Context: an optimization exercise on an open-source flow, tuned for small area. The choices shown serve that exercise and are no tape-out recipe.
In this exercise RTL edits were held to simulation tests only and were not proved equivalent to the original.
Power and IR drop assume default switching activity.

===== run.sh =====
#!/bin/bash
# synth_recipe.tcl (not shown) runs the flow's synth.tcl, then flattens the netlist and writes it again
# the make line also repeats each setting of config.mk as NAME=value (left out here)
make -C /OpenROAD-flow-scripts/flow DESIGN_CONFIG=/design/flow/config.mk WORK_HOME=/design/flow/orfs CLKGATE_MAP_FILE= SYNTH_SCRIPT=/design/flow/synth_recipe.tcl finish

===== config.mk =====
export PLATFORM = sky130hd
export DESIGN_NAME = gpu_core
export DESIGN_NICKNAME = gpu_core
export VERILOG_FILES = /design/flow/design.v
export SDC_FILE = /design/flow/constraint.sdc
export NUM_CORES = 4
export LEC_CHECK = 0
export CAP_MARGIN = 20
export CORE_MARGIN = 2
export CORE_UTILIZATION = 40
export PLACE_DENSITY = 0.6
export SLEW_MARGIN = 20

===== constraint.sdc =====
create_clock -name core_clock -period 5.5 [get_ports {clk}]
set_input_delay 1.1000 -clock core_clock [delete_from_list [all_inputs] [get_ports {clk}]]
set_output_delay 1.1000 -clock core_clock [all_outputs]
set_load 0.01 [all_outputs]

===== design.v =====
module control_unit (
    input [3:0] opcode,
    output  reg_we, is_jump, wb_sel
);
assign reg_we = (opcode != 4'b1111 && opcode != 4'b0000 && opcode != 4'b1001);
assign is_jump = (opcode == 4'b1111);
assign wb_sel = (opcode == 4'b0111);
endmodule
module instr_decoder(
    input [15:0] instr,
    output [3:0] opcode,
    output [3:0] dest,
    output [3:0] src1,
    output [3:0] src2,
    output [7:0] imm
);
assign opcode = instr[15:12];
assign dest = instr[11:8];
assign src1 = instr[7:4];
assign src2 = instr[3:0];
assign imm = instr[7:0];
endmodule
module prgrm_counter (
    input clk,
    input rst,
    input is_jmp,  
    input [7:0] jmp_target,  
    output reg [7:0] pc_addr  
);
    always @(posedge clk or posedge rst) begin
        if(rst) pc_addr <= 0;  
        else begin
            if(is_jmp) pc_addr <= jmp_target;  
            else begin
                pc_addr <= pc_addr + 1;  
            end
        end
    end
endmodule
module vector_alu (
    input [31:0] op_a,
    input [31:0] op_b,
    input [3:0] opcode,
    output [31:0] result
);
reg [7:0] temp_mmry_a [0:3];  
reg [7:0] temp_mmry_b [0:3];
reg [7:0] temp_result [0:3]; 
integer i;
always @(*) begin
    temp_mmry_a[0] = op_a[31:24];
    temp_mmry_a[1] = op_a[23:16];
    temp_mmry_a[2] = op_a[15:8];
    temp_mmry_a[3] = op_a[7:0];
    temp_mmry_b[0] = op_b[31:24];
    temp_mmry_b[1] = op_b[23:16];
    temp_mmry_b[2] = op_b[15:8];
    temp_mmry_b[3] = op_b[7:0];
    for (i=0; i<4;i = i + 1) begin
        case(opcode)
        4'b0001 : temp_result[i] = temp_mmry_a[i] + temp_mmry_b[i];
        4'b0010 : temp_result[i] = temp_mmry_a[i] - temp_mmry_b[i];
        4'b0011 : temp_result[i] = temp_mmry_a[i] ^ temp_mmry_b[i];
        4'b0100 : temp_result[i] = temp_mmry_a[i] << temp_mmry_b[i];
        4'b0101 : temp_result[i] = temp_mmry_a[i] >> temp_mmry_b[i];
        default : temp_result[i] = 0;
        endcase
    end
end
assign result = {temp_result[0],temp_result[1],temp_result[2],temp_result[3]}; 
endmodule
module vector_reg_file #(parameter DATA_WIDTH = 8, LANES = 4, REG_COUNT = 16)
(
    input clk,
    input we,
    input [3:0] r_addr1,
    input [3:0] r_addr2,
    input [3:0] w_addr,
    input [3:0] buttons,
    input[7:0] i_time,
    input [7:0] i_y,
    input [31:0] w_data,
    output [31:0] r_data1,
    output [31:0] r_data2
);
wire [31:0] temp_button = {4{4'b0,buttons}};
reg [31:0] reg_mmry [0:15];  
always @(posedge clk) begin
    if(we && w_addr != 0) reg_mmry[w_addr] <= w_data;  
end
assign r_data1 =   (r_addr1 == 0)  ? 32'b0 :   
                   (r_addr1 == 12) ? temp_button :  
                   (r_addr1 == 14) ? 32'h00503010:  
                   (r_addr1 == 15) ? {4{i_time}} :  
                   (r_addr1 == 13) ? 32'h03020100 :  
                   reg_mmry[r_addr1];  
assign r_data2 =   (r_addr2 == 0)  ? 32'b0 :   
                   (r_addr2 == 12) ? temp_button :  
                   (r_addr2 == 14) ? 32'h00503010 :  
                   (r_addr2 == 15) ? {4{i_time}} :  
                   (r_addr2 == 13) ? 32'h03020100 :  
                   reg_mmry[r_addr2];
endmodule
module gpu_core (
    input clk, rst,
    input [3:0] buttons,  
    input [7:0] i_time,
    input [7:0] i_y,  
    input [15:0] imem_data,  
    output [7:0] imem_addr,  
    output [31:0] debug_out
);
logic [7:0] pc_out;
logic [15:0] instr_raw;
logic reg_we, is_jump, wb_sel;
logic [3:0] opcode, dest, src1, src2;
logic [7:0] imm;
logic [31:0] reg_data1, reg_data2, alu_result;
logic [31:0] writeback_data;
assign writeback_data = wb_sel ? {4{imm}} : alu_result; 
prgrm_counter pc (.clk(clk), .rst(rst),
                  .is_jmp(is_jump), .jmp_target(imm),
                  .pc_addr(pc_out)
                );
assign instr_raw = imem_data;
assign imem_addr = pc_out;
instr_decoder decode (.instr(instr_raw), .opcode(opcode), 
.dest(dest), .src1(src1), .src2(src2), .imm(imm));
control_unit ctrl (.opcode(opcode), .reg_we(reg_we), .is_jump(is_jump), .wb_sel(wb_sel));
vector_alu alu (.op_a(reg_data1), .op_b(reg_data2), .opcode(opcode), .result(alu_result));
vector_reg_file v1 (.clk(clk), .we(reg_we), .r_addr1(src1),
 .r_addr2(src2), .w_addr(dest), .w_data(writeback_data), 
 .r_data1(reg_data1), .r_data2(reg_data2),.buttons(buttons), 
 .i_time(i_time), .i_y(i_y));
assign debug_out = reg_data1;
endmodule

==> flow_metrics.py <==
metrics = {
    "worst_setup_path": {
        "critPathBufInv": 4,
        "cpLargestDelayFamily": "compound AO/OA/AOI/OAI gates",
        "r2r_end": "v1.reg_mmry[0][7]",
        "reg2reg_depth": 18,
        "cp_max_fo": 12,
        "critPathCapture": "v1.reg_mmry[7][28]",
        "worstPathRequired_ns": 5.81,
        "critPathLaunchType": "primary input",
        "reg2reg_from": "v1.reg_mmry[11][0]",
        "arrival_ns": 5.46,
    },
    "outcome": {
        "outcome": "timing/DRC/antenna clean",
    },
    "synth": {
        "ys_async_sr_fraction": 0.0192,
        "synth_seq_cells": 416,
        "synthSimpleGateAreaFrac": 0.0867,
        "syn_area_um2": 24900,
        "synth_fa_ha_area_frac": 0.0198,
        "synth_cells": 1927,
        "synth_top_family_by_area": "multiplexers",
        "yosys.area_share.xor_xnor": 0.0282,
        "yosysSeqAreaShare": 0.501,
        "ys_warn_count": 6,
    },
    "global_routing": {
        "grt_pass1_vias": 18955,
        "grt.total_usage": 0.279,
        "grt_max_degree": 47,
        "grt_first_pass_wirelength_um": 130000,
        "grt-ovfl-total": 0,
    },
    "final_layout": {
        "regArea_um2": 12500,
        "layout-drive-gt1-share": 0.258,
        "fill_cells": 5421,
        "final_nets": 2285,
        "syn2layout_area_growth_pct": 19.4,
    },
    "run": {
        "maxCapViolCount": 0,
    },
    "cts": {
        "cts.clk_slew.worst_paths_ns": 0.06,
        "root_buffer": "clkbuf_16",
        "cts_max_level": 2,
        "holdBufCountCts": 0,
    },
    "floorplan": {
        "ios": 78,
        "rows": 91,
        "die_height_um": 253,
        "start_util": 0.404,
    },
    "drt": {
        "wl_per_cell_um": 29.2,
        "drt-initial-drc-count": 2527,
        "drt-pass1-iter-count": 7,
        "vias": 19277,
        "drcViolationCount": 0,
    },
    "place": {
        "port_buffers": 69,
        "preCtsSetupSlack_ns": -0.136,
    },
    "timing": {
        "tightestPinTransition_ns": 1.01,
        "finalWorstSetupSlack_ns": 0.346,
        "whs_ns": 0.541,
        "drv_slew": 0,
        "fin_crit_sh": 0.937,
        "setup_viol": 0,
    },
    "power_and_ir_drop": {
        "peakVddDrop_uv": 210,
        "powerDensity_nw_per_um2": 302,
    },
}
-- cells in the mapped netlist, types with 32 or more instances --
| library cell | n | area share |
|---|---|---|
| a211oi_1 | 38 | 0.011 |
| xor2_1 | 41 | 0.014 |
| a21o_1 | 36 | 0.011 |
| mux2i_1 | 108 | 0.043 |
| mux2_2 | 41 | 0.019 |
| buf_2 | 55 | 0.011 |
| a21oi_1 | 91 | 0.018 |
| nor3_1 | 32 | 0.0064 |
| clkbuf_1 | 36 | 0.0054 |
| edfxtp_1 | 408 | 0.49 |
| inv_1 | 38 | 0.0057 |
| mux4_2 | 137 | 0.12 |
| nand2_1 | 92 | 0.014 |
| o21ai_0 | 77 | 0.016 |
| xnor2_1 | 39 | 0.014 |
| nor2b_1 | 35 | 0.0088 |
| ha_1 | 33 | 0.017 |
| nand3_1 | 39 | 0.0079 |
| nor2_1 | 136 | 0.021 |
-- area by class of cell --
class | instances | area share
Sequential cell | 416 | 0.420
Multi-Input combinational cell | 1354 | 0.394
Timing Repair Buffer | 347 | 0.101
Clock buffer | 56 | 0.0386
Tap cell | 837 | 0.0353
Inverter | 48 | 0.00607
Clock inverter | 21 | 0.00590
-- metal layers --
metal	vias up	wire length (um)	GRT usage
li1	8237	-	-
met4	0	3680	0.110
met1	9793	36400	0.387
met3	187	8630	0.0459
met5	-	0	0
met2	1060	41300	0.440
-- cell usage in the layout (no fill, tap or decap), types with 10 or more instances in the layout --
cell / instances
ha_1: 33
nor2_1: 125
clkinv_1: 10
inv_1: 38
clkbuf_1: 12
o211ai_1: 19
o21ai_1: 14
and2_1: 13
mux2_2: 41
buf_4: 262
o21ai_0: 77
a221oi_1: 27
nor2b_1: 35
o22ai_1: 17
conb_1: 25
a31oi_1: 20
xnor2_1: 39
and3_1: 19
clkbuf_16: 44
o31ai_1: 14
nand2_1: 92
a21oi_1: 91
mux4_2: 137
buf_12: 19
a22oi_1: 14
nand3_1: 39
mux2i_1: 108
a211oi_1: 37
edfxtp_1: 408
a21o_1: 36
clkdlybuf4s50_1: 61
nand2b_1: 17
nor3_1: 28
xor2_1: 41
-- sequential cells by signal, summed over array words and instances, names as in the netlist --
register,cells
pc.pc_addr,8
v1.reg_mmry,408
-- worst min path at each step --
| stage | slack [ns] | start | cells after the start | end |
|---|---|---|---|---|
| 2_1_floorplan | 0.54 | pc.pc_addr[0] | 1 | pc.pc_addr[0] |
| 3_3_place_gp | 0.53 | pc.pc_addr[0] | 1 | pc.pc_addr[0] |
| 3_5_place_dp | 0.53 | pc.pc_addr[0] | 1 | pc.pc_addr[0] |
| 4_1_cts | 0.54 | pc.pc_addr[0] | 1 | pc.pc_addr[0] |
| 5_1_grt | 0.56 | pc.pc_addr[0] | 1 | pc.pc_addr[0] |
| 6_report | 0.54 | pc.pc_addr[0] | 1 | pc.pc_addr[0] |
-- kinds of logic after synthesis --
kind of cell | Yosys count
AO/OA/AOI/OAI | 483
AND/OR/NAND/NOR | 437
flip-flops | 416
multiplexers | 292
buffers and inverters | 181
XOR/XNOR | 80
adder cells (fa/ha/maj) | 37
other | 1
-- where the power goes --
group          internal, W  switching, W
Sequential         0.00370     0.0000702
Combinational      0.00104       0.00137
Clock              0.00157       0.00122
-- metrics by stage --
stage                     cell area (um2)  total power, W   util  std cells
after global placement              28400         0.00617  0.460       3002
after floorplan                     25000         0.00519      -       1951
after CTS                           29700         0.00897  0.482       3079
after detailed placement            28400         0.00621  0.460       3002
final                               29700         0.00897  0.482       3079
after global routing                29700         0.00929  0.482       3079
drive_strength.png
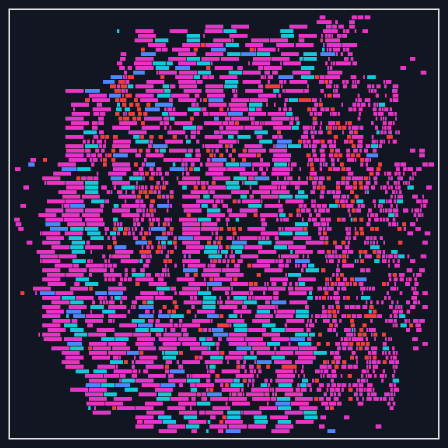
Red shows drive 3 to 4, cells 282, share 13%. Magenta shows drive 1 or less, cells 1664, share 74%. Cyan shows drive 2, cells 227, share 10%. Blue shows drive 6 and up, cells 69, share 3.1%.

clock_map.png
Bar = 100 um.
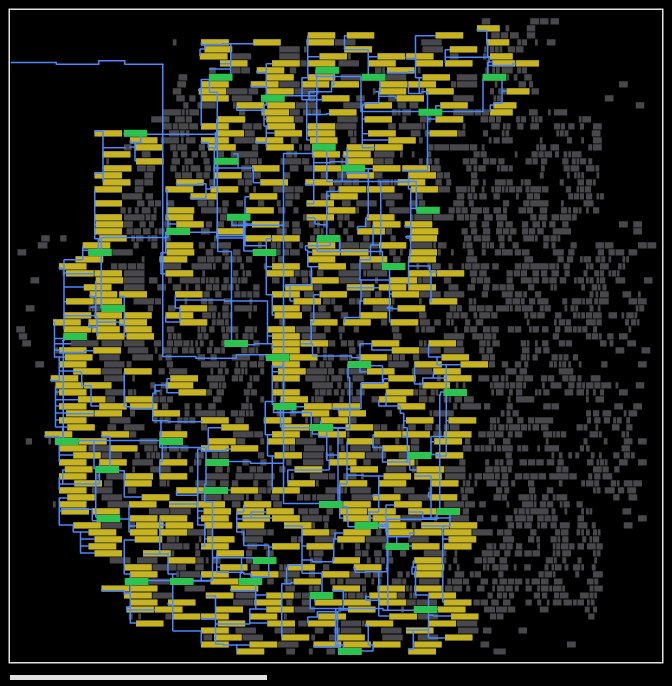
Green shows cells driving clock nets, count 43. Blue shows clock wires, length 4990 um. Yellow shows flip-flops, count 416.
There are 44 routed clock nets.
Clk. pwr: 0.00278 W
clk_skew: 0.0242 ns
worst skew pair latency: 0.57 ns

final_clocks.png
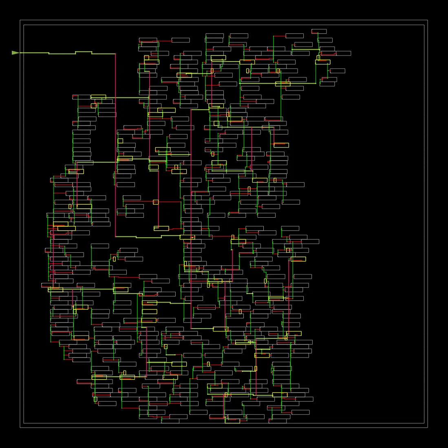
CTS buffer count: 43
clk sinks: 416
CLK BUF: 56

hierarchy.png
Bar = 100 um. Other cells in grey.
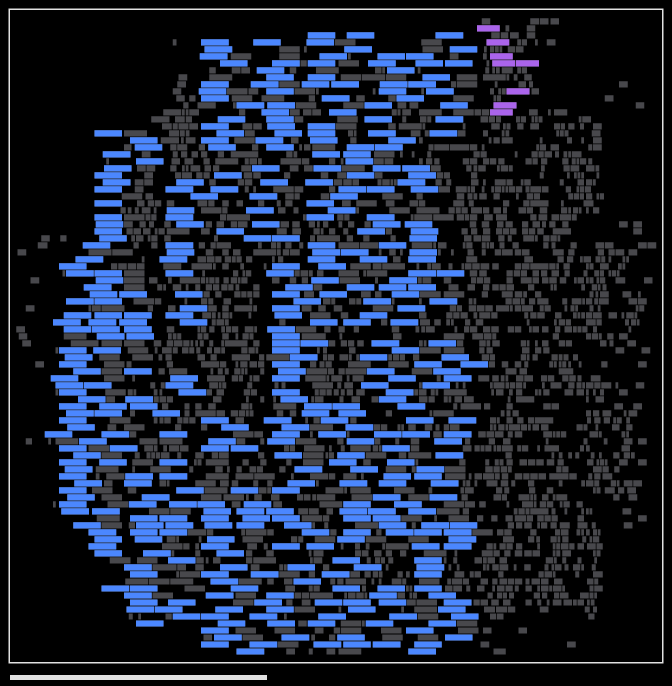
Blue shows v1, placed flops 408. Purple shows pc, placed flops 8, where north-east.

re-timing with driven ports:
No port has a modelled driver above. Below, the same layout with a new extraction and two added sets of constraints.
Step 1: set_driving_cell puts a clkbuf_16 on clk and a buf_2 on each other input, an assumption about the parent block.
Step 2 also shifts input and output timing later by t, the mid clock arrival at the registers, as if the neighbouring blocks saw the same clock.
Three values: ideal ports, drivers, drivers and shift; two values: the first two.
t, ns: 0.618
setup slack, ns: 0.346 / 0.356 / -0.235
worst slew at a driven data input, ns: 0.05
pins driven straight from the clock port: 1
Met with ideal ports but missed after step 2: setup timing in this run. The setup slack of this run moves by +0.010 ns with the drivers and by -0.581 ns with both steps.
